Background: an optimization exercise with open tools, aiming at small area. Do not read the settings as production practice. Function was checked by simulation only, so behaviour that the tests miss may differ from the original. Not every run is shown, and edits may drop behaviour that the tests do not exercise. Power is estimated from default activity; no workload was simulated.

Run 1, routed metal, one color a layer:
Drawn at 1 px/um.
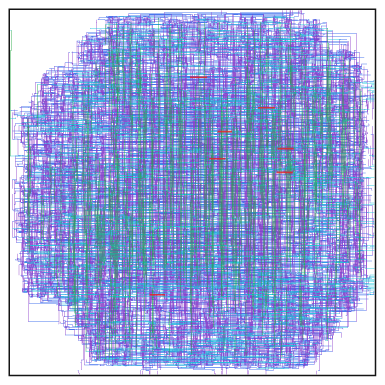
Run 1, track usage over the die:
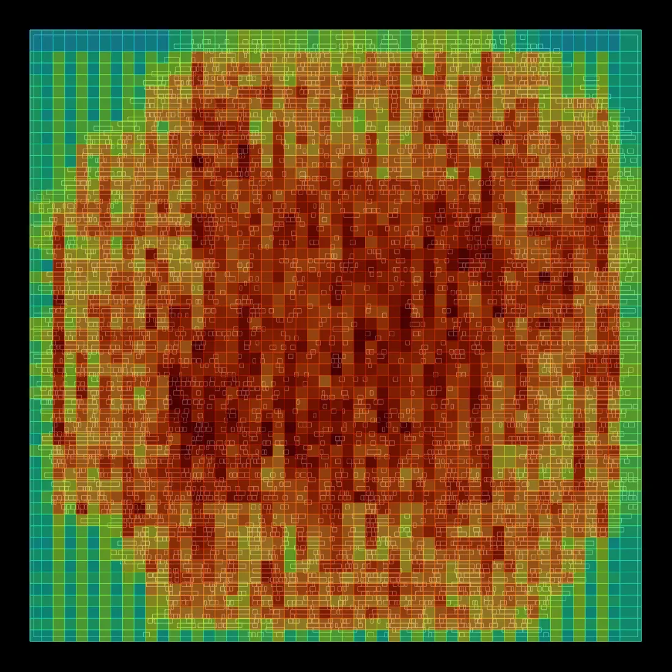
Run 1, the metal 1 layer:
Drawn at 2 px/um.
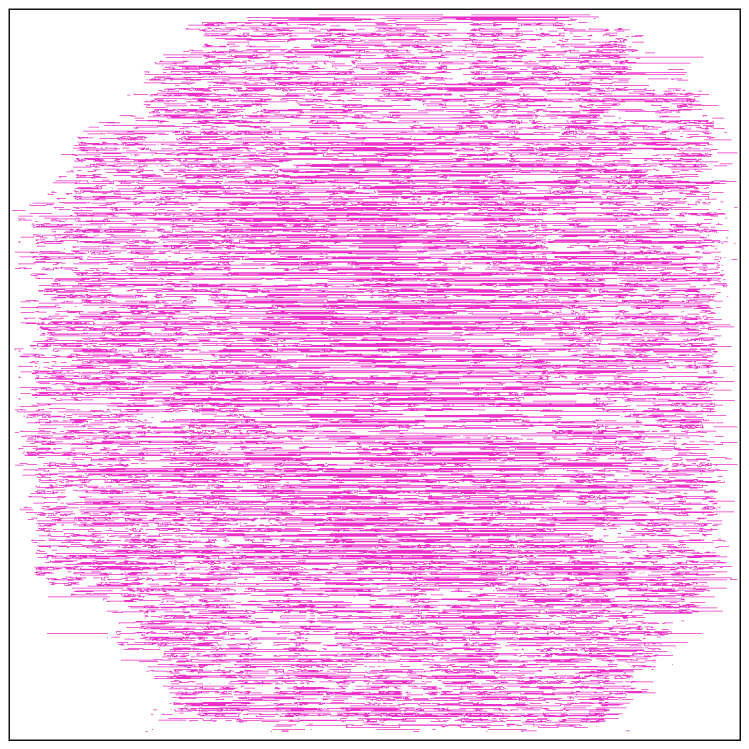
$ cat config.mk
export PLATFORM = sky130hd
export DESIGN_NAME = sync_dual_port_ram
export DESIGN_NICKNAME = sync_dual_port_ram
export VERILOG_FILES = /design/flow/design.v
export SDC_FILE = /design/flow/constraint.sdc
export NUM_CORES = 4
export LEC_CHECK = 0
export CAP_MARGIN = 20
export CORE_MARGIN = 2
export CORE_UTILIZATION = 30
export PLACE_DENSITY = 0.5
export SLEW_MARGIN = 20
$ cat constraint.sdc
create_clock -name core_clock -period 5.0 [get_ports {clk}]
set_input_delay 1.0000 -clock core_clock [delete_from_list [all_inputs] [get_ports {clk}]]
set_output_delay 1.0000 -clock core_clock [all_outputs]
set_load 0.01 [all_outputs]
$ cat design.v
module sync_dual_port_ram #(
    parameter DATA_WIDTH = 16,
    parameter ADDR_WIDTH = 5,
    parameter MEM_DEPTH  = (1 << ADDR_WIDTH)
)(
    input  wire                     clk,
    input  wire                     reset,
    input  wire                     write_en_a,
    input  wire                     read_en_a,
    input  wire [ADDR_WIDTH-1:0]    addr_a,
    input  wire [DATA_WIDTH-1:0]    data_in_a,
    output reg  [DATA_WIDTH-1:0]    data_out_a,
    input  wire                     write_en_b,
    input  wire                     read_en_b,
    input  wire [ADDR_WIDTH-1:0]    addr_b,
    input  wire [DATA_WIDTH-1:0]    data_in_b,
    output reg  [DATA_WIDTH-1:0]    data_out_b,
    output reg                      conflict_flag
);
    reg [DATA_WIDTH-1:0] mem [0:MEM_DEPTH-1];
    always @(posedge clk or posedge reset) begin
        if (reset) begin
            data_out_a    <= {DATA_WIDTH{1'b0}};
            data_out_b    <= {DATA_WIDTH{1'b0}};
            conflict_flag <= 1'b0;
        end else begin
            if (write_en_a && write_en_b && (addr_a == addr_b)) begin
                mem[addr_a] <= data_in_a;
                conflict_flag <= 1'b1;
                if (read_en_a) data_out_a <= data_in_a;
                if (read_en_b) data_out_b <= data_in_a;
            end else begin
                if (write_en_a) mem[addr_a] <= data_in_a;
                if (write_en_b) mem[addr_b] <= data_in_b;
                if (read_en_a) data_out_a <= mem[addr_a];
                if (read_en_b) data_out_b <= mem[addr_b];
            end
        end
    end
endmodule
$ cat run.sh
#!/bin/bash
# synth_recipe.tcl (not shown) runs the flow's synth.tcl, then flattens the netlist and writes it again
# the make line also repeats each setting of config.mk as NAME=value (left out here)
make -C /OpenROAD-flow-scripts/flow DESIGN_CONFIG=/design/flow/config.mk WORK_HOME=/design/flow/orfs CLKGATE_MAP_FILE= SYNTH_SCRIPT=/design/flow/synth_recipe.tcl finish
==> run notes, run 1 <==
most used cell, CP buf_4; worst reg2reg startpoint mem[17][2]$_DFFE_PN_; M1 GR Usage 57.6%; vias in the first global route 39.6k; R2R cell count 6; final period utilization 79.3%; Setup Fix Bufs, Post-CTS 0; commonest non-fill, non-tap cell in the layout a22oi_1; Post-synth EDFFs 512; port buffer count 80; flip-flop count of the largest register after layout 512; Critical Path Fanout Max 17; Adder-Cell Fraction of Synth Area 0%; commonest cells in the synthesized netlist a22oi_1 (590), nand2_1 (557), o22ai_1 (515); final setup violation count 0; die area 0.133 sq mm; Synth cell types 89; worst slack, placed 0.508 ns; skew final 0.0318 ns; flop-to-flop setup slack 2.00 ns; Inst Count DP 5,817; share of the synthesized area in the top cell type 39.4%; reg2reg end data_out_b[2]$_DFFE_PP0P_; largest family of logic cells by synthesized area compound AO/OA/AOI/OAI gates; sequential cell area 0.0162 sq mm; CORE AREA 0.129 sq mm; via-per-instance ratio 7.42; post-route cell area 0.0451 sq mm; first-pass GRT wire length 390,000 um; Fin. Hold Viols 0; fmax 252 MHz; Tightest Pin Transition 1.26 ns; status timing/DRC/antenna clean; number of register bits inferred by synthesis 545; CP Launch Type input pin; most numerous cell in the Yosys netlist a22oi_1; initial antenna violation count 32; largest stage delay on the critical path 0.74 ns; TritonCTS clock tree done; Worst VDD drop 0.250 mV; critical path's top delay family buffers and inverters; Syn Inst Count 4,128; hpwl dp 213,000 um; # DRC 0; Post-Layout Cell Count 5,965; ANT nets after route 0; Final Max Tran Viols 0; hold path depth 1; H-Tree Depth 3; Clock Pin Slew Worst Setup and Hold Paths 0.06 ns; Vias 44.2k; DRT iter0 DRCs 9,140; Max Cap Viol 0; multiplexer share of the synthesized area 7.58%; Yosys top cell by area edfxtp_1; Slew HR 16.1%; Num CTS Buffers 74; asr flop ratio synth 6.06%; crit-path cells clkdlybuf4s50_1, nand3_1, buf_4, nor2_2, buf_4, a22oi_1, nand3_1, nor4_2, buf_4, o21bai_1; Die Y 365 um; critical path required time 5.60 ns; routed wl met3 36,100 um
Notes on 'routed metal, one color a layer' above:
- purple: met2 (wire length 122 mm)
- red: met5 (wire length 102 um)
- green: met4 (wire length 25.6 mm)
- cyan: met3 (wire length 36.1 mm)
- blue: met1 (wire length 117 mm)

Notes on 'track usage over the die' above:
gr usage total: 43.8%
WL/cell: 50.3 um
GRT busiest layer: met2
met2 Track Usage GR: 61.1%
Util after Layout: 34.9%

Notes on 'the metal 1 layer' above:
- nets with wire on the layer: 3,952
- main direction: horizontal
- wire length on this layer: 117 mm

==> run 1: final cells by class <==
class | count | area share (%)
diodes | 15 | 0.0832
clock buffers | 94 | 4.48
clock inverters | 39 | 0.898
inverters | 9 | 0.0832
multi-input cells | 3049 | 45.1
flip-flops and latches | 545 | 35.9
well taps | 1742 | 4.83
repair buffers | 472 | 8.63
==> run 1: worst max-delay path by stage <==
stage                   start                    endpoint  slack, ns  depth (start not counted)
floorplan               reset         mem[0][0]$_DFFE_PN_      -4.53                          1
global placement    addr_a[0]  data_out_a[15]$_DFFE_PP0P_       0.14                         10
detailed placement  addr_a[1]  data_out_a[15]$_DFFE_PP0P_       0.51                         10
CTS                 addr_a[1]  data_out_a[15]$_DFFE_PP0P_       1.27                         10
global route        addr_a[1]  data_out_a[15]$_DFFE_PP0P_       1.14                         10
finish              addr_a[0]  data_out_a[15]$_DFFE_PP0P_       1.04                         10
==> run 1: power by group <==
part           leakage, uW  internal, uW  total, uW  switching [uW]
logic              0.00825           933       2810            1880
clock network      0.00118          3230       5590            2370
registers          0.00532          5540       6610            1070
total               0.0148          9700      15000            5320
Run 1, cells by drive strength:
Drawn at 1.5 px/um.
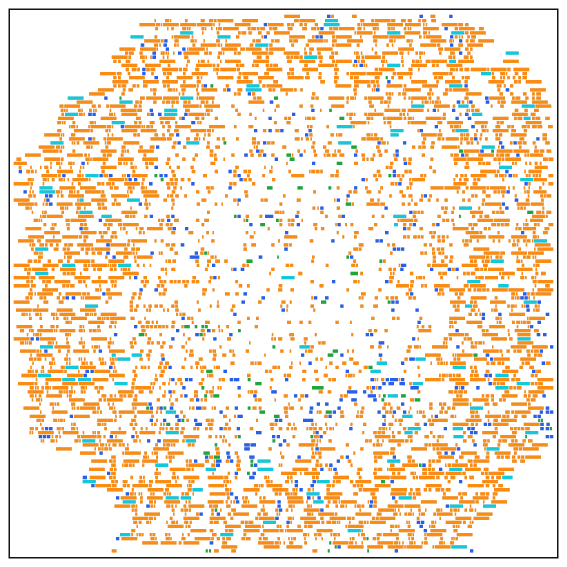

==> run 1 -> run 2 <==
--- a/design.v
+++ b/design.v
@@ -1 +1,50 @@
+module dpram_aoi3 (
+    input  wire a0, b0, a1, b1, a2, b2,
+    output wire y
+);
+    assign y = !((a0 && b0) || (a1 && b1) || (a2 && b2));
+endmodule
+module dpram_wrword #(
+    parameter W = 16
+)(
+    input  wire         sel_a,       
+    input  wire         sel_b,       
+    input  wire         hold,        
+    input  wire [W-1:0] xa,          
+    input  wire [W-1:0] xb,          
+    input  wire [W-1:0] q,
+    output wire [W-1:0] d
+);
+    genvar j;
+    generate
+        for (j = 0; j < W; j = j + 1) begin : g_bit
+            dpram_aoi3 u_aoi (
+                .a0(sel_a), .b0(xa[j]), .a1(sel_b), .b1(xb[j]),
+                .a2(hold), .b2(q[j]), .y(d[j])
+            );
+        end
+    endgenerate
+endmodule
+module dpram_rdbit #(
+    parameter N = 33
+)(
+    input  wire [N-1:0] d,
+    input  wire [N-1:0] s,
+    output wire         y
+);
+    localparam G = N / 3;
+    wire [G-1:0] t;
+    genvar g;
+    generate
+        for (g = 0; g < G; g = g + 1) begin : g_grp
+            dpram_aoi3 u_aoi (
+                .a0(s[3*g]),   .b0(d[3*g]),
+                .a1(s[3*g+1]), .b1(d[3*g+1]),
+                .a2(s[3*g+2]), .b2(d[3*g+2]),
+                .y(t[g])
+            );
+        end
+    endgenerate
+    assign y = !(&t);
+endmodule
 module sync_dual_port_ram #(
@@ -19,3 +68,43 @@
 );
-    reg [DATA_WIDTH-1:0] mem [0:MEM_DEPTH-1];
+    localparam NT = MEM_DEPTH + 1;    
+    reg p;
+    always @(posedge clk)
+        p <= !p;
+    wire conflict = write_en_a && write_en_b && (addr_a == addr_b);
+    wire wa = write_en_a && !reset;
+    wire wb = write_en_b && !reset;
+    wire [DATA_WIDTH-1:0] xa = data_in_a ^ {DATA_WIDTH{p}};
+    wire [DATA_WIDTH-1:0] xb = data_in_b ^ {DATA_WIDTH{p}};
+    wire [NT-1:0] rs_a, rs_b;
+    genvar i, j;
+    generate
+        for (i = 0; i < MEM_DEPTH; i = i + 1) begin : g_word
+            reg  [DATA_WIDTH-1:0] q;      
+            wire [DATA_WIDTH-1:0] d;
+            wire sa = wa && (addr_a == i);
+            wire sb = wb && (addr_b == i) && !sa;
+            dpram_wrword #(.W(DATA_WIDTH)) u_wr (
+                .sel_a(sa), .sel_b(sb), .hold(!(sa || sb)),
+                .xa(xa), .xb(xb), .q(q), .d(d)
+            );
+            always @(posedge clk)
+                q <= d;
+            assign rs_a[i] = read_en_a && !conflict && (addr_a == i);
+            assign rs_b[i] = read_en_b && !conflict && (addr_b == i);
+        end
+    endgenerate
+    assign rs_a[MEM_DEPTH] = read_en_a && conflict;
+    assign rs_b[MEM_DEPTH] = read_en_b && conflict;
+    wire [DATA_WIDTH-1:0] ya, yb;
+    generate
+        for (j = 0; j < DATA_WIDTH; j = j + 1) begin : g_bit
+            wire [NT-1:0] dt;
+            for (i = 0; i < MEM_DEPTH; i = i + 1) begin : g_t
+                assign dt[i] = g_word[i].q[j];
+            end
+            assign dt[MEM_DEPTH] = xa[j];
+            dpram_rdbit #(.N(NT)) u_rd_a (.d(dt), .s(rs_a), .y(ya[j]));
+            dpram_rdbit #(.N(NT)) u_rd_b (.d(dt), .s(rs_b), .y(yb[j]));
+        end
+    endgenerate
     always @(posedge clk or posedge reset) begin
@@ -26,13 +115,5 @@
         end else begin
-            if (write_en_a && write_en_b && (addr_a == addr_b)) begin
-                mem[addr_a] <= data_in_a;
-                conflict_flag <= 1'b1;
-                if (read_en_a) data_out_a <= data_in_a;
-                if (read_en_b) data_out_b <= data_in_a;
-            end else begin
-                if (write_en_a) mem[addr_a] <= data_in_a;
-                if (write_en_b) mem[addr_b] <= data_in_b;
-                if (read_en_a) data_out_a <= mem[addr_a];
-                if (read_en_b) data_out_b <= mem[addr_b];
-            end
+            if (read_en_a) data_out_a <= ya ^ {DATA_WIDTH{p}};
+            if (read_en_b) data_out_b <= yb ^ {DATA_WIDTH{p}};
+            if (conflict) conflict_flag <= 1'b1;
         end
--- a/config.mk
+++ b/config.mk
@@ -12 +12,3 @@
 export SLEW_MARGIN = 20
+export SYNTH_HIERARCHICAL = 1
+export SYNTH_MINIMUM_KEEP_SIZE = 0
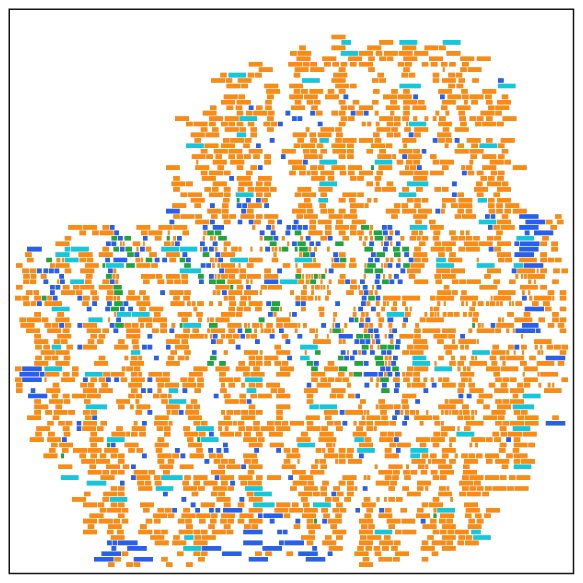
Run 2: cells by drive strength
Drawn at 2 px/um.
- cyan: drive 6 and up (cells 92; most used clkbuf_16)
- green: drive 2 (cells 91; most used a211oi_2)
- blue: drive 3 to 4 (cells 347; most used buf_4)
- orange: drive 1 or less (cells 1,902; most used a222oi_1)

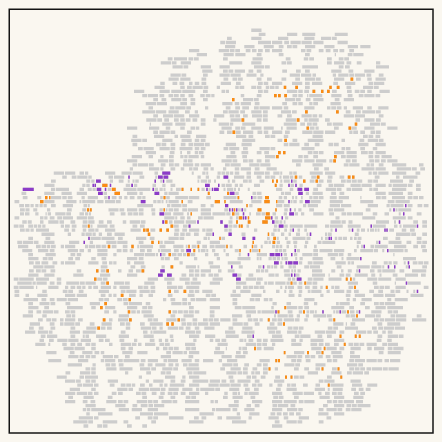
Run 2: selected gate families
Drawn at 1.5 px/um.
- orange: NAND gates (cells 151; most used nand4_1)
- purple: NOR gates (cells 113; most used nor2_1; where a band across the middle)

==> run 2 against run 1 <==
Net effect:
- clock-buffer cell count decreased by 8
- total power shrank 11%
- register-to-register slack lost 0.21 ns
- largest cell class unchanged
- worst hold slack gained 0.012 ns
- non-clock buffer count down 81
- first-iteration DRC count grew 11%
- synthesized cell count is 52% lower
- clock power is 16% lower
- die area decreased by 40%
- combinational power fell by 27%
- critical endpoint is now data_out_b[14]$_DFFE_PP0P_
- final cell count is 42% lower
- sequential power about the same
==> run notes, run 2 <==
status timing/DRC/antenna clean; Inst Count DP 3,350 (-42%); Yosys top cell by area dfxtp_1; n_diodes 5 (-10); switching share of power 29.8% (-5.6 points); port buffer count 80 (unchanged); Critical Path Fanout Max 54 (+37); Largest area class, layout multi-input gates; fmax 222 MHz (-12%); H-Tree Depth 2 (-1); TritonCTS clock tree done; critical path required time 5.51 ns (-0.09 ns); gr usage total 32.3% (-11 points); skew final 0.0340 ns (+0.00228 ns); largest stage delay on the critical path 0.78 ns (+0.04 ns); first-pass GRT wire length 188,000 um (-52%); sequential cell area 0.0111 sq mm (-31%); Critical Path Stages 11 (+1); # Taps 1,030 (-41%); NetSw 3980 uW (-25%); most used cell, CP a21oi_1; most numerous cell in the Yosys netlist a222oi_1; Fin. Hold Viols 0 (unchanged); WL/cell 38.9 um (-23%); Clk. pwr 4720 uW (-16%); asr flop ratio synth 6.04% (-0.011 points); Post-synth EDFFs 0 (-100%); commonest cells in the synthesized netlist a222oi_1 (864), dfxtp_1 (513), a21oi_1 (92); commonest non-fill, non-tap cell in the layout a222oi_1; initial antenna violation count 7 (-78%); final setup violation count 0 (unchanged); crit-path cells clkdlybuf4s50_1, xor2_1, nor4_4, buf_12, a21oi_1, buf_4, a222oi_1, nand4_1, or3_1, xnor2_1, a21oi_1; post-route cell area 0.0305 sq mm (-32%); R2R cell count 4 (-2); number of register bits inferred by synthesis 546 (+0.18%); multi-input gate count 1,383 (-55%); Die Y 281 um (-23%); hpwl dp 89,900 um (-58%); Inverters 2 (-7); Syn Inst Count 1,987 (-52%); via-per-instance ratio 8.05 (+8.6%); Num CTS Buffers 60 (-19%); Worst VDD drop 0.312 mV (+25%); sequential power 6590 uW (about the same); Tightest Pin Transition 1.26 ns (+0.00522 ns); Util after Layout 40.1% (+5.2 points); Clock Pin Slew Worst Setup and Hold Paths 0.07 ns (about the same); final period utilization 89.9% (+11 points); sequential cell count 546 (+0.18%); Max Cap Viol 0 (unchanged); # DRC 0 (unchanged); hold path depth 1 (unchanged); critical path's top delay family simple AND/OR/NAND/NOR gates; clock-cell share of area 6.86% (+1.5 points); ANT nets after route 0 (unchanged); Seq pwr share 49.3% (+5.3 points); Seq area share 36.4% (+0.51 points); worst slack, placed 0.103 ns (-0.405 ns); multi-input logic portion of the cell area 41.9% (-3.2 points); die area 0.0792 sq mm (-40%); Clock power frac 35.3% (-1.9 points); NonClk Buf Share 10.6% (+1.9 points); comb pwr 2060 uW (-27%); Top Consumer sequential cells
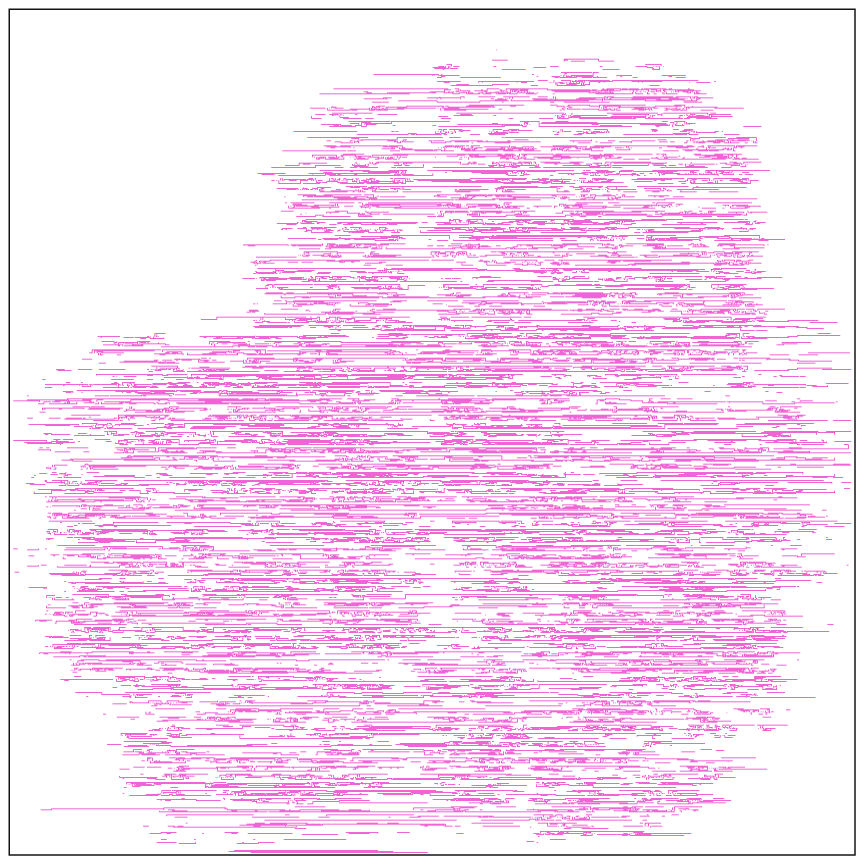
Run 2: the metal 1 layer
Drawn at 3 px/um.
- main direction: horizontal
- longest straight run: 96.3 um
- share of all routed wire: 36%
- wire length on this layer: 49.3 mm

## run 2: metal layers
metal,vias up,global-route usage (%),part of all wire [%]
li1,10730,-,-
met1,13769,43.3,36
met2,2946,47.1,41
met3,469,11.2,17
met4,8,13.3,5.7
met5,-,0,0.064
## run 2: modules after synthesis, one instance, submodules excluded, excerpt
module	cells	copies in the design
dpram_aoi3	1	864
sync_dual_port_ram	995	1
## run 2: logic make-up after synthesis
family,count (synthesis),share of synthesized area [%]
xor+xnor,69,2.62
simple gates,321,7.62
flops,546,48.1
compound gates,993,40.7
buf+inv,58,1.02
## run 2: worst paths after layout
check                                         start                         end  slack [ns]
setup reg to reg                          p$_DFF_P_     g_word[7].q[11]$_DFF_P_        1.79
min in group asynchronous                     reset   conflict_flag$_DFFE_PP0P_        1.02
max in group asynchronous                     reset   data_out_a[9]$_DFFE_PP0P_        3.52
hold / removal             g_word[22].q[14]$_DFF_P_    g_word[22].q[14]$_DFF_P_        0.48
hold reg to reg            g_word[22].q[14]$_DFF_P_    g_word[22].q[14]$_DFF_P_        0.48
setup / recovery                          addr_a[2]  data_out_b[14]$_DFFE_PP0P_        0.51
Run 2, track usage over the die:
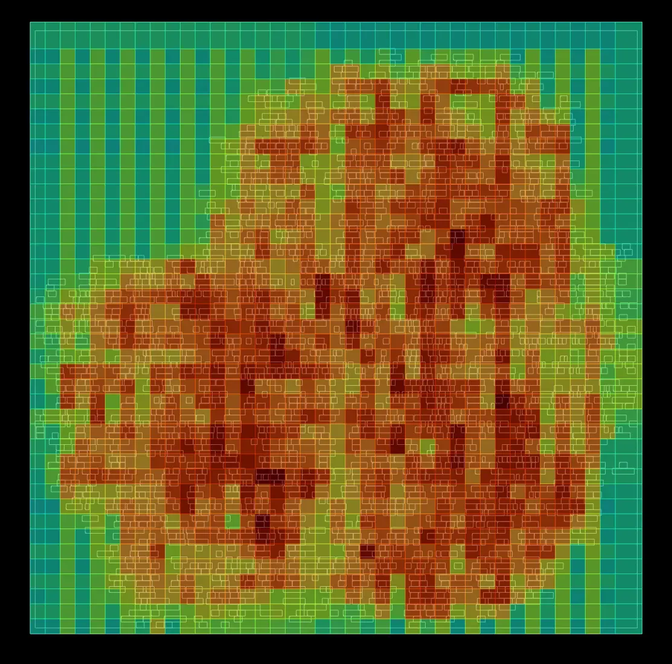

--- run 3 (changed files replaced; the others as in run 2) ---
removed: run.sh
==> design.v <==
module dpram_aoi3 (
    input  wire a0, b0, a1, b1, a2, b2,
    output wire y
);
    assign y = !((a0 && b0) || (a1 && b1) || (a2 && b2));
endmodule
module dpram_and2 (
    input  wire a, b,
    output wire y
);
    assign y = a && b;
endmodule
module dpram_wrword #(
    parameter W = 16
)(
    input  wire         sel_a,       
    input  wire         sel_b,       
    input  wire         hold,        
    input  wire [W-1:0] xa,          
    input  wire [W-1:0] xb,          
    input  wire [W-1:0] q,
    output wire [W-1:0] d
);
    genvar j;
    generate
        for (j = 0; j < W; j = j + 1) begin : g_bit
            dpram_aoi3 u_aoi (
                .a0(sel_a), .b0(xa[j]), .a1(sel_b), .b1(xb[j]),
                .a2(hold), .b2(q[j]), .y(d[j])
            );
        end
    endgenerate
endmodule
module dpram_rdbit #(
    parameter N = 33
)(
    input  wire [N-1:0] d,
    input  wire [N-1:0] s,
    output wire         y
);
    localparam G = N / 3;
    wire [G-1:0] t;
    genvar g;
    generate
        for (g = 0; g < G; g = g + 1) begin : g_grp
            dpram_aoi3 u_aoi (
                .a0(s[3*g]),   .b0(d[3*g]),
                .a1(s[3*g+1]), .b1(d[3*g+1]),
                .a2(s[3*g+2]), .b2(d[3*g+2]),
                .y(t[g])
            );
        end
    endgenerate
    assign y = !(&t);
endmodule
module sync_dual_port_ram #(
    parameter DATA_WIDTH = 16,
    parameter ADDR_WIDTH = 5,
    parameter MEM_DEPTH  = (1 << ADDR_WIDTH)
)(
    input  wire                     clk,
    input  wire                     reset,
    input  wire                     write_en_a,
    input  wire                     read_en_a,
    input  wire [ADDR_WIDTH-1:0]    addr_a,
    input  wire [DATA_WIDTH-1:0]    data_in_a,
    output reg  [DATA_WIDTH-1:0]    data_out_a,
    input  wire                     write_en_b,
    input  wire                     read_en_b,
    input  wire [ADDR_WIDTH-1:0]    addr_b,
    input  wire [DATA_WIDTH-1:0]    data_in_b,
    output reg  [DATA_WIDTH-1:0]    data_out_b,
    output reg                      conflict_flag
);
    localparam NT = MEM_DEPTH + 1;    
    reg p;
    always @(posedge clk)
        p <= !p;
    wire conflict = write_en_a && write_en_b && (addr_a == addr_b);
    wire wa = write_en_a && !reset;
    wire wb = write_en_b && !reset && !conflict;
    wire ra = read_en_a && !conflict;
    wire rb = read_en_b && !conflict;
    wire [DATA_WIDTH-1:0] xa = data_in_a ^ {DATA_WIDTH{p}};
    wire [DATA_WIDTH-1:0] xb = data_in_b ^ {DATA_WIDTH{p}};
    localparam NL = 4;
    localparam NH = MEM_DEPTH / NL;
    wire [NL-1:0] wl_a, wl_b, rl_a, rl_b;
    wire [NH-1:0] h_a, h_b;
    genvar i, j;
    generate
        for (i = 0; i < NL; i = i + 1) begin : g_lo
            wire ma = (addr_a[1:0] == i);
            wire mb = (addr_b[1:0] == i);
            assign wl_a[i] = wa && ma;
            assign wl_b[i] = wb && mb;
            assign rl_a[i] = ra && ma;
            assign rl_b[i] = rb && mb;
        end
        for (i = 0; i < NH; i = i + 1) begin : g_hi
            assign h_a[i] = (addr_a[ADDR_WIDTH-1:2] == i);
            assign h_b[i] = (addr_b[ADDR_WIDTH-1:2] == i);
        end
    endgenerate
    wire [NT-1:0] rs_a, rs_b;
    generate
        for (i = 0; i < MEM_DEPTH; i = i + 1) begin : g_word
            reg  [DATA_WIDTH-1:0] q;      
            wire [DATA_WIDTH-1:0] d;
            wire sa, sb;
            dpram_and2 u_sa (.a(wl_a[i % NL]), .b(h_a[i / NL]), .y(sa));
            dpram_and2 u_sb (.a(wl_b[i % NL]), .b(h_b[i / NL]), .y(sb));
            dpram_wrword #(.W(DATA_WIDTH)) u_wr (
                .sel_a(sa), .sel_b(sb), .hold(!(sa || sb)),
                .xa(xa), .xb(xb), .q(q), .d(d)
            );
            always @(posedge clk)
                q <= d;
            dpram_and2 u_rs_a (.a(rl_a[i % NL]), .b(h_a[i / NL]), .y(rs_a[i]));
            dpram_and2 u_rs_b (.a(rl_b[i % NL]), .b(h_b[i / NL]), .y(rs_b[i]));
        end
    endgenerate
    assign rs_a[MEM_DEPTH] = read_en_a && conflict;
    assign rs_b[MEM_DEPTH] = read_en_b && conflict;
    wire [DATA_WIDTH-1:0] ya, yb;
    generate
        for (j = 0; j < DATA_WIDTH; j = j + 1) begin : g_bit
            wire [NT-1:0] dt;
            for (i = 0; i < MEM_DEPTH; i = i + 1) begin : g_t
                assign dt[i] = g_word[i].q[j];
            end
            assign dt[MEM_DEPTH] = xa[j];
            dpram_rdbit #(.N(NT)) u_rd_a (.d(dt), .s(rs_a), .y(ya[j]));
            dpram_rdbit #(.N(NT)) u_rd_b (.d(dt), .s(rs_b), .y(yb[j]));
        end
    endgenerate
    always @(posedge clk or posedge reset) begin
        if (reset) begin
            data_out_a    <= {DATA_WIDTH{1'b0}};
            data_out_b    <= {DATA_WIDTH{1'b0}};
            conflict_flag <= 1'b0;
        end else begin
            data_out_a <= (ya ^ {DATA_WIDTH{p && read_en_a}}) | (data_out_a & {DATA_WIDTH{!read_en_a}});
            data_out_b <= (yb ^ {DATA_WIDTH{p && read_en_b}}) | (data_out_b & {DATA_WIDTH{!read_en_b}});
            if (conflict) conflict_flag <= 1'b1;
        end
    end
endmodule
==> flow/run.sh <==
#!/bin/bash
# Layout flow: the standard ORFS flow, with
# - the standard synthesis run unchanged first;
# - repair buffers limited to small and medium sizes (no buf_6..buf_16,
#   no xor2_4), so long nets are repaired with smaller cells;
# - port buffers of the smallest buffer cell;
# - clock tree without dummy loads, built from clkbuf_4 cells below a
#   clkbuf_8 root.
# Each tool's output goes to ORFS's own logs under orfs/logs; make's output
# to make_*.log here.
set -euo pipefail
PLATFORM_DONT_USE="sky130_fd_sc_hd__probe_p_8 sky130_fd_sc_hd__probec_p_8 sky130_fd_sc_hd__lpflow_bleeder_1 sky130_fd_sc_hd__lpflow_clkbufkapwr_1 sky130_fd_sc_hd__lpflow_clkbufkapwr_16 sky130_fd_sc_hd__lpflow_clkbufkapwr_2 sky130_fd_sc_hd__lpflow_clkbufkapwr_4 sky130_fd_sc_hd__lpflow_clkbufkapwr_8 sky130_fd_sc_hd__lpflow_clkinvkapwr_1 sky130_fd_sc_hd__lpflow_clkinvkapwr_16 sky130_fd_sc_hd__lpflow_clkinvkapwr_2 sky130_fd_sc_hd__lpflow_clkinvkapwr_4 sky130_fd_sc_hd__lpflow_clkinvkapwr_8 sky130_fd_sc_hd__lpflow_decapkapwr_12 sky130_fd_sc_hd__lpflow_decapkapwr_3 sky130_fd_sc_hd__lpflow_decapkapwr_4 sky130_fd_sc_hd__lpflow_decapkapwr_6 sky130_fd_sc_hd__lpflow_decapkapwr_8 sky130_fd_sc_hd__lpflow_inputiso0n_1 sky130_fd_sc_hd__lpflow_inputiso0p_1 sky130_fd_sc_hd__lpflow_inputiso1n_1 sky130_fd_sc_hd__lpflow_inputiso1p_1 sky130_fd_sc_hd__lpflow_inputisolatch_1 sky130_fd_sc_hd__lpflow_isobufsrc_1 sky130_fd_sc_hd__lpflow_isobufsrc_16 sky130_fd_sc_hd__lpflow_isobufsrc_2 sky130_fd_sc_hd__lpflow_isobufsrc_4 sky130_fd_sc_hd__lpflow_isobufsrc_8 sky130_fd_sc_hd__lpflow_isobufsrckapwr_16 sky130_fd_sc_hd__lpflow_lsbuf_lh_hl_isowell_tap_1 sky130_fd_sc_hd__lpflow_lsbuf_lh_hl_isowell_tap_2 sky130_fd_sc_hd__lpflow_lsbuf_lh_hl_isowell_tap_4 sky130_fd_sc_hd__lpflow_lsbuf_lh_isowell_4 sky130_fd_sc_hd__lpflow_lsbuf_lh_isowell_tap_1 sky130_fd_sc_hd__lpflow_lsbuf_lh_isowell_tap_2 sky130_fd_sc_hd__lpflow_lsbuf_lh_isowell_tap_4 "
EXTRA_DONT_USE="sky130_fd_sc_hd__buf_6 sky130_fd_sc_hd__buf_8 sky130_fd_sc_hd__buf_12 sky130_fd_sc_hd__buf_16 sky130_fd_sc_hd__xor2_4 sky130_fd_sc_hd__clkbuf_16"
bash standard.sh synth > make_synth.log 2>&1
bash standard.sh \
  "DONT_USE_CELLS=$PLATFORM_DONT_USE $EXTRA_DONT_USE" \
  "BUFFER_PORTS_ARGS=-buffer_cell sky130_fd_sc_hd__buf_1" \
  "CTS_ARGS=-sink_clustering_enable -repair_clock_nets -dont_use_dummy_load -buf_list sky130_fd_sc_hd__clkbuf_4 -root_buf sky130_fd_sc_hd__clkbuf_8 -sink_clustering_size 10" \
  finish > make_finish.log 2>&1
==> standard.sh <==
#!/bin/bash
# synth_recipe.tcl (not shown) runs the flow's synth.tcl, then flattens the netlist and writes it again
# the make line also repeats each setting of config.mk as NAME=value (left out here)
make -C /OpenROAD-flow-scripts/flow DESIGN_CONFIG=/design/flow/config.mk WORK_HOME=/design/flow/orfs CLKGATE_MAP_FILE= SYNTH_SCRIPT=/design/flow/synth_recipe.tcl "${@:-finish}"
==> config.mk <==
export PLATFORM = sky130hd
export DESIGN_NAME = sync_dual_port_ram
export DESIGN_NICKNAME = sync_dual_port_ram
export VERILOG_FILES = /design/flow/design.v
export SDC_FILE = /design/flow/constraint.sdc
export NUM_CORES = 4
export LEC_CHECK = 0
export CAP_MARGIN = 20
export CORE_MARGIN = 2
export CORE_UTILIZATION = 50
export GPL_TIMING_DRIVEN = 0
export PLACE_DENSITY = 0.7
export SLEW_MARGIN = 20
export SYNTH_HIERARCHICAL = 1
export SYNTH_MINIMUM_KEEP_SIZE = 0
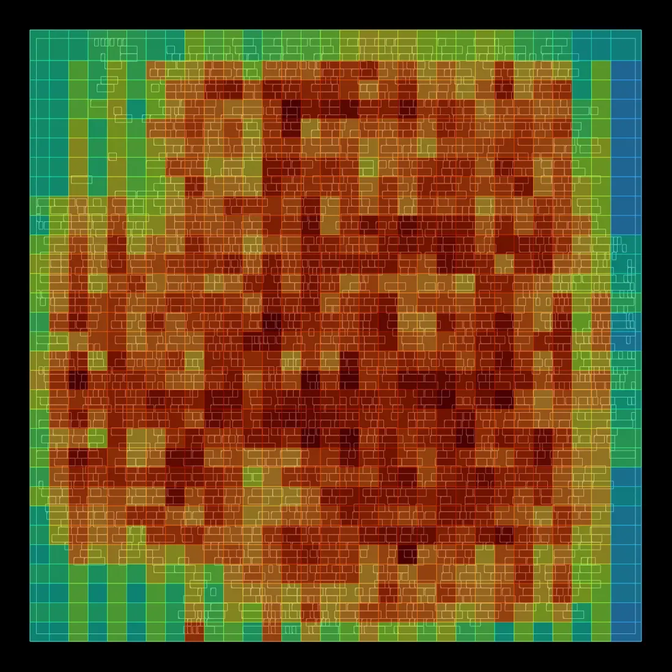
Run 3: track usage over the die
met3 usage: 22.7%
met2 Track Usage GR: 62.1%
Util after Layout: 57.4%
M1 GR Usage: 58.0%

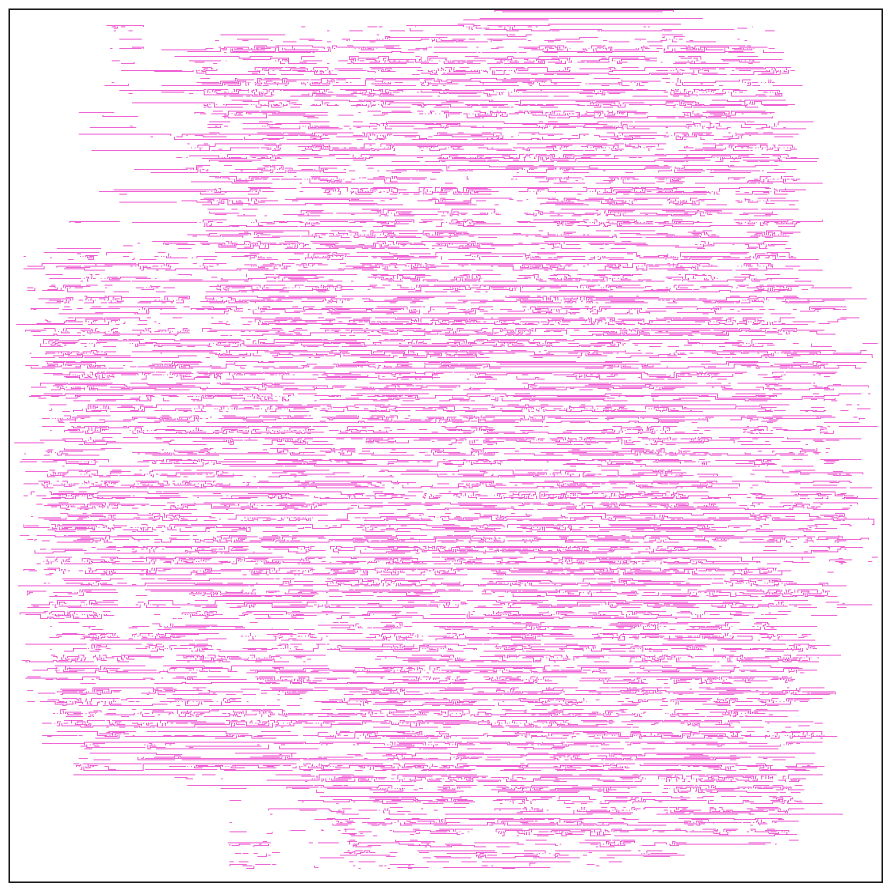
Run 3: the metal 1 layer
Drawn at 4 px/um.
- share of all routed wire: 33%
- nets with wire on the layer: 2,158
- longest straight run: 95.2 um
- wire length on this layer: 37.5 mm

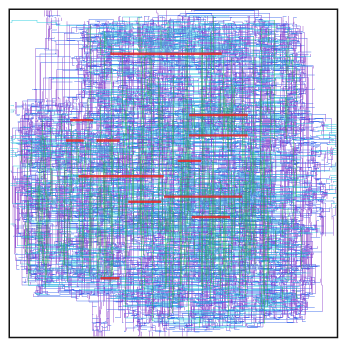
Run 3: routed metal, one color a layer
Drawn at 1.5 px/um.
- red: met5 (wire length 361 um)
- cyan: met3 (wire length 22.0 mm)
- green: met4 (wire length 8,720 um)
- purple: met2 (wire length 44.3 mm)
- blue: met1 (wire length 37.5 mm)

==> run 3 against run 2 <==
Net effect:
- critical path type unchanged
- setup slack got worse by 0.11 ns
- first-iteration DRC count up 13%
- non-clock buffer count down 215
- wire length is 16% lower
- still clean
- core utilization rose by 17 points
- worst hold slack worse by 0.35 ns
- combinational power decreased by 9%
- area after synthesis decreased by 0.93%
- die area down 40%
- critical path depth unchanged
- via count decreased by 5.3%
- largest cell class unchanged
==> run notes, run 3 <==
clock sink count 546; flop-to-flop setup slack 1.02 ns (-0.77 ns); Critical Path Fanout Max 16 (-70%); GRT busiest layer met2; critical path's top delay family simple AND/OR/NAND/NOR gates; skew final 0.0825 ns (+0.0485 ns); most used cell, CP a21oi_1; Power per Cell Area 442 mW/mm^2; Area growth, synth to finish 13.6%; Synth cell types 32; nets@finish 2,259; reg2reg end data_out_b[13]$_DFF_PP0_; Fin. Hold Viols 0 (unchanged); CP startpoint addr_b[0]; largest stage delay on the critical path 0.98 ns (+0.20 ns); main area contributors after synthesis dfxtp_1 (45%), a222oi_1 (38%), dfrtp_1 (3.6%); DP Area 0.0248 sq mm; WL met2 44,300 um (-19%); first-pass GRT wire length 161,000 um (-15%); grt total ovfl 0; Setup Fix Bufs, Post-CTS 0; gr usage total 45.7% (+13 points); WL final 113,000 um; Inst Count DP 2,663 (-21%); hpwl dp 74,800 um (-17%); port buffer count 69 (-14%); Worst VDD drop 0.287 mV (-8.2%); final setup violation count 0 (unchanged); number of register bits inferred by synthesis 546 (unchanged); DR top layer met5; DRT iter0 DRCs 11.5k; Clock Pin Slew Worst Setup and Hold Paths 0.07 ns (about the same); Fin Setup TNS 0 ns; die area 0.0475 sq mm (-40%); Vias 26.4k; H-Tree Depth 4 (+2); worst reg2reg startpoint p$_DFF_P_; Pre-antenna DRT Iters 22; Top Registers g_word.q (512), data_out_a (16), data_out_b (16); routed metal-1 wirelength 37,500 um (-24%); RSZ-0062 raised after global routing no; die width 218 um; Syn. warnings 7; most numerous cell in the Yosys netlist a222oi_1; # DRC 0 (unchanged); Post-synth EDFFs 0 (unchanged); CORE AREA 0.0453 sq mm; R2R cell count 10 (+6); Largest Register g_word.q; Syn Inst Count 1,916 (-3.6%); syn avg cell area 11.9 sq um; FP Rows 78; largest net degree at the start of global routing 24; critical path buffer and inverter count 2; clock buffer depth 3; critical path required time 5.63 ns (+0.12 ns); power consumption 11,500 uW; final period utilization 92.1% (+2.2 points); commonest cells in the synthesized netlist a222oi_1 (864), dfxtp_1 (513), and2_1 (128); status timing/DRC/antenna clean; crit-path cells clkbuf_2, xor2_2, nor4_4, buf_6, a21oi_1, and2_1, a222oi_1, nand4_1, or3_1, xnor2_1, a21oi_1; CP Launch Type input pin; Num CTS Buffers 145 (+140%); Yosys top cell by area dfxtp_1; Clk Latency, worst-skew pair 0.82 ns; via-per-instance ratio 9.38 (+17%); cts repair resizes 0; Critical Path Stages 11 (unchanged); worst hold slack 0.137 ns; commonest non-fill, non-tap cell in the layout a222oi_1; worst slack, placed -0.164 ns (-0.267 ns); initial antenna violation count 17 (+10); CP Capture Type flip-flop; TritonCTS clock tree done; Post-Syn Nets 1,964; Max Cap Viol 0 (unchanged); Root Driver clkbuf_8; WL/cell 40.1 um (+3.0%); Die Y 218 um (-23%); ys flop type dfxtp_1; Setup CP Type input pin to flip-flop; asr flop ratio synth 6.04% (unchanged); vias in the first global route 23.9k; Final Max Tran Viols 0; routed wl met3 22,000 um (-4.9%); post-route cell area 0.0260 sq mm (-15%); most frequent cells in the layout a222oi_1 (864), dfxtp_1 (513), clkbuf_4 (144); fmax 217 MHz (-2.3%); crit path to data_out_a[11]$_DFF_PP0_; ANT nets after route 0 (unchanged); share of the synthesized area in the top cell type 44.9%; sequential cell area fraction in the yosys report 48.5%; Hold Path Class input pin to async pin; Tightest Pin Transition 1.12 ns (-0.143 ns)
-- run 3: cell types whose count changed after synthesis, moves of 4 or more --
cell and change:
a211oi_1 -31, a21oi_1 -54, and2_1 +126, buf_1 -4, clkbuf_1 -29, nand2_1 -13, nand2b_1 -4, nand3_1 -12
nand4b_1 -4, nand4bb_1 -6, nor2_1 -33, nor3b_1 +4, or3_1 -4
-- run 3: logic make-up after synthesis --
| family | share of synthesized area, % |
|---|---|
| buffers and inverters | 0.733 |
| AOI/OAI and AO/OA | 38.9 |
| and+or+nand+nor | 9.15 |
| xor gates and xnor gates | 2.70 |
| DFF | 48.5 |
-- run 3: final cells by class --
class | count | area (sq um)
Multi-Input combinational cell | 1339 | 12000
Fill cell | 3870 | 19300
Sequential cell | 546 | 11100
Timing Repair Buffer | 148 | 872
Clock buffer | 145 | 1090
Tap cell | 600 | 751
Buffer | 28 | 156
Inverter | 3 | 11.3
Antenna cell | 8 | 20.0
-- run 3: where the power goes --
group | internal (uW) | switching, uW | leakage, uW
Clock | 1320 | 1730 | 0.000670
Sequential | 5580 | 982 | 0.00479
Combinational | 927 | 942 | 0.00357
Run 3, cells by drive strength:
Drawn at 2 px/um.
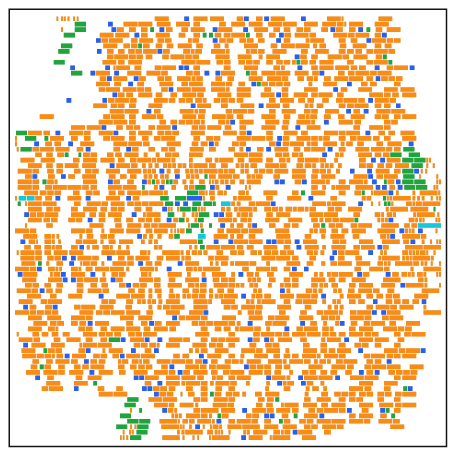

==> run 3 -> run 4 <==
--- a/design.v
+++ b/design.v
@@ -26,6 +26,8 @@
         for (j = 0; j < W; j = j + 1) begin : g_bit
+            wire dn;
             dpram_aoi3 u_aoi (
                 .a0(sel_a), .b0(xa[j]), .a1(sel_b), .b1(xb[j]),
-                .a2(hold), .b2(q[j]), .y(d[j])
+                .a2(hold), .b2(q[j]), .y(dn)
             );
+            assign d[j] = !dn;
         end
@@ -75,5 +77,2 @@
     localparam NT = MEM_DEPTH + 1;    
-    reg p;
-    always @(posedge clk)
-        p <= !p;
     wire conflict = write_en_a && write_en_b && (addr_a == addr_b);
@@ -83,4 +82,4 @@
     wire rb = read_en_b && !conflict;
-    wire [DATA_WIDTH-1:0] xa = data_in_a ^ {DATA_WIDTH{p}};
-    wire [DATA_WIDTH-1:0] xb = data_in_b ^ {DATA_WIDTH{p}};
+    wire [DATA_WIDTH-1:0] xa = data_in_a;
+    wire [DATA_WIDTH-1:0] xb = data_in_b;
     localparam NL = 4;
@@ -142,4 +141,4 @@
         end else begin
-            data_out_a <= (ya ^ {DATA_WIDTH{p && read_en_a}}) | (data_out_a & {DATA_WIDTH{!read_en_a}});
-            data_out_b <= (yb ^ {DATA_WIDTH{p && read_en_b}}) | (data_out_b & {DATA_WIDTH{!read_en_b}});
+            data_out_a <= ya | (data_out_a & {DATA_WIDTH{!read_en_a}});
+            data_out_b <= yb | (data_out_b & {DATA_WIDTH{!read_en_b}});
             if (conflict) conflict_flag <= 1'b1;
--- a/flow/run.sh
+++ b/flow/run.sh
@@ -6,4 +6,4 @@
 # - port buffers of the smallest buffer cell;
-# - clock tree without dummy loads, built from clkbuf_4 cells below a
-#   clkbuf_8 root.
+# - clock tree without dummy loads, of clkbuf_8 cells, each leaf driving
+#   up to 16 flip-flops within 80 um.
 # Each tool's output goes to ORFS's own logs under orfs/logs; make's output
@@ -17,3 +17,3 @@
   "BUFFER_PORTS_ARGS=-buffer_cell sky130_fd_sc_hd__buf_1" \
-  "CTS_ARGS=-sink_clustering_enable -repair_clock_nets -dont_use_dummy_load -buf_list sky130_fd_sc_hd__clkbuf_4 -root_buf sky130_fd_sc_hd__clkbuf_8 -sink_clustering_size 10" \
+  "CTS_ARGS=-sink_clustering_enable -repair_clock_nets -dont_use_dummy_load -buf_list sky130_fd_sc_hd__clkbuf_8 -root_buf sky130_fd_sc_hd__clkbuf_8 -sink_clustering_size 16 -sink_clustering_max_diameter 80" \
   finish > make_finish.log 2>&1
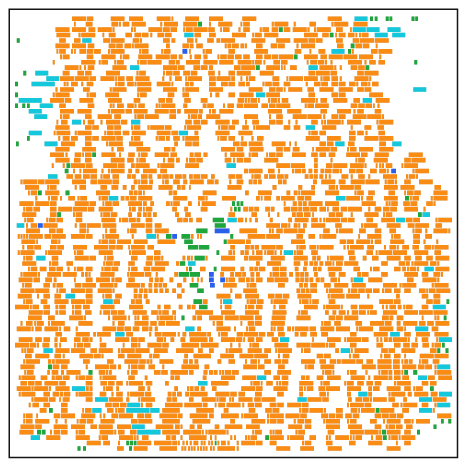
Run 4: cells by drive strength
Drawn at 2 px/um.
- blue: drive 3 to 4 (cells 9; most used buf_4)
- cyan: drive 6 and up (cells 74; most used clkbuf_8)
- orange: drive 1 or less (cells 2,294; most used a222oi_1)
- green: drive 2 (cells 87; most used buf_2)

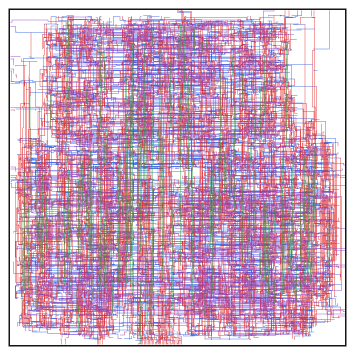
Run 4: routed metal, one color a layer
Drawn at 1.5 px/um.
- blue: met1 (wire length 38.0 mm)
- red: met2 (wire length 46.6 mm)
- purple: met3 (wire length 20,000 um)
- green: met4 (wire length 8,450 um)

==> run 4 against run 3 <==
Net effect:
- still clean on timing, DRC and antenna
- combinational power about the same
- final cell count increased by 9.6%
- non-clock buffer count down 50
- via count shrank 0.41%
- critical path depth decreased by 1
- first-iteration DRC count decreased by 13%
- fmax is 6.7% lower
- die area increased by 5.1%
- clock power decreased by 28%
- setup slack got worse by 0.33 ns
==> run notes, run 4 <==
multi-input gate count 1,237 (-7.6%); clock buffer depth 3 (unchanged); critical path's top delay family simple AND/OR/NAND/NOR gates; largest stage delay on the critical path 0.85 ns (-0.13 ns); Yosys top cell by area dfxtp_1; Final Max Tran Viols 0 (unchanged); fmax 203 MHz (-6.7%); NonClk Buf Share 4.14% (+0.19 points); RSZ-0062 raised after global routing no; Hold Path Class input pin to async pin; Top Registers g_word.q (512), data_out_a (16), data_out_b (16); nets@finish 2,514 (+11%); die area 0.0499 sq mm (+5.1%); share of the synthesized area in the top cell type 42.6% (-2.3 points); Seq pwr share 60.2% (+3.0 points); sequential cell area fraction in the yosys report 46.0% (-2.5 points); Syn Inst Count 2,311 (+21%); worst hold slack 0.403 ns (+0.266 ns); crit-path cells buf_1, xor2_1, nor2_1, buf_2, a21oi_1, and2_1, a222oi_1, nand4_1, or3_1, a21o_1; DRT iter0 DRCs 10.0k (-13%); Root Driver clkbuf_8; multi-input logic portion of the cell area 41.8% (-4.3 points); Setup Fix Bufs, Post-CTS 0 (unchanged); Post-Syn Nets 2,359 (+20%); Vias 26.3k (-0.41%); status timing/DRC/antenna clean; vias in the first global route 23.5k (-1.7%); reg2reg end data_out_b[6]$_DFF_PP0_; Post-synth EDFFs 0 (unchanged); Area growth, synth to finish 10.3%; # DRC 0 (unchanged); DR top layer met4; Power per Cell Area 386 mW/mm^2 (-13%); critical path required time 5.59 ns (-0.04 ns); CP Launch Type input pin; grt total ovfl 0 (unchanged); worst reg2reg startpoint g_word[12].q[6]$_DFF_P_; ys flop type dfxtp_1; Fin Setup TNS 0 ns (unchanged); worst slack, placed -0.227 ns (-0.0632 ns); syn avg cell area 10.4 sq um (-13%); final period utilization 98.6% (+6.6 points); final setup violation count 0 (unchanged); routed metal-1 wirelength 38,000 um (+1.4%); buffers outside the clock class 126 (-28%); Power Internal 6960 uW (-11%); most frequent cells in the layout a222oi_1 (864), inv_1 (513), dfxtp_1 (512); comb pwr 1880 uW (about the same); hpwl dp 75,500 um (+1.0%); Clk Latency, worst-skew pair 0.70 ns (-0.12 ns); flop-to-flop setup slack 2.59 ns (+1.57 ns); asr flop ratio synth 6.06% (+0.011 points); CP Capture Type flip-flop; NetSw 3280 uW (-10%); most numerous cell in the Yosys netlist a222oi_1; cts repair resizes 0 (unchanged); via-per-instance ratio 8.53 (-9.1%); Max Cap Viol 0 (unchanged); number of register bits inferred by synthesis 545 (-0.18%); switching share of power 32.0% (+0.20 points); Die Y 223 um (+2.5%); sequential cell count 545 (-0.18%); final-layout clock buffer total 40 (-72%); Syn. warnings 7 (unchanged); Fin. Hold Viols 0 (unchanged); commonest cells in the synthesized netlist a222oi_1 (864), inv_1 (514), dfxtp_1 (512); Clk. pwr 2190 uW (-28%); ANT nets after route 0 (unchanged); Clock power frac 21.4% (-5.2 points); DP Area 0.0259 sq mm (+4.5%); fillers 4,256 (+10%)
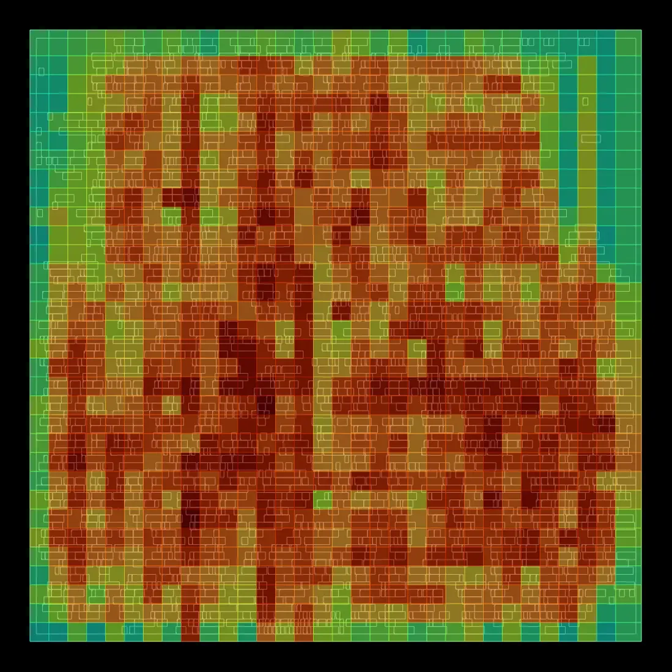
Run 4: track usage over the die
WL/cell: 36.6 um
met3 usage: 13.0%
Util after Layout: 55.7%
M1 GR Usage: 55.9%
gr usage total: 42.8%

==> run 4: cell types whose count changed after synthesis, moves of 3 or more <==
cell,before,now
nor3_1,34,3
xor2_1,34,2
inv_1,3,514
nand2_1,9,6
xnor2_1,31,0
a21o_1,1,32
clkbuf_1,7,2
a2111oi_0,2,5
a21oi_1,38,4
buf_2,12,7
==> run 4: logic make-up (layout without fill, tap and decap cells) <==
group | Yosys count | count (layout) | share of synthesized area [%]
xor gates and xnor gates | 5 | 5 | 0.276
DFF | 545 | 545 | 46.0
buffers and inverters | 529 | 682 | 8.40
other | 0 | 8 | 0
and+or+nand+nor | 323 | 323 | 7.92
AOI/OAI and AO/OA | 909 | 909 | 37.4
==> run 4: worst max-delay path by stage <==
| stage | to | from | cells past startpoint |
|---|---|---|---|
| after global routing | data_out_a[2]$_DFF_PP0_ | addr_b[0] | 10 |
| after global placement | g_word[0].q[7]$_DFF_P_ | reset | 8 |
| after detailed placement | data_out_b[4]$_DFF_PP0_ | addr_b[0] | 10 |
| final | data_out_b[6]$_DFF_PP0_ | addr_b[0] | 10 |
| after CTS | data_out_b[4]$_DFF_PP0_ | addr_b[0] | 10 |
| after floorplan | g_word[0].q[0]$_DFF_P_ | reset | 7 |

==> what the ideal ports hide <==
No port has a modelled driver above. Below, the same layouts with a new extraction and two added sets of constraints.
Step 1 assumes that a clkbuf_16 drives the clock port and a buf_2 every other input.
Step 2 times the ports against the registers' clock, not the clock port: input delays grow and output delays shrink by t, the midpoint of the rising clock arrivals with the driver on.
Slacks: ideal / step 1 / step 2; pairs: ideal / step 1.
| run | shift t [ns] | slack for setup (ns) | slew at the worst register clock pin (ns) | worst slew at a driven data input, ns | cell pins on the clock port's net |
|---|---|---|---|---|---|
| run 1 | 0.805 | 1.036 / 1.089 / 0.284 | 0.08 / 0.08 | 0.04 | 1 |
| run 2 | 0.704 | 0.505 / 0.544 / -0.159 | 0.07 / 0.07 | 0.08 | 1 |
| run 3 | 0.836 | 0.397 / 0.431 / -0.404 | 0.07 / 0.07 | 0.11 | 1 |
| run 4 | 0.716 | 0.069 / 0.102 / -0.613 | 0.11 / 0.11 | 0.12 | 1 |
With both steps, setup timing fails in run 2, run 3 and run 4, where it was met with ideal ports. For run 3, which loses most, drivers alone change the setup slack by +0.034 ns; drivers and shift together by -0.801 ns.
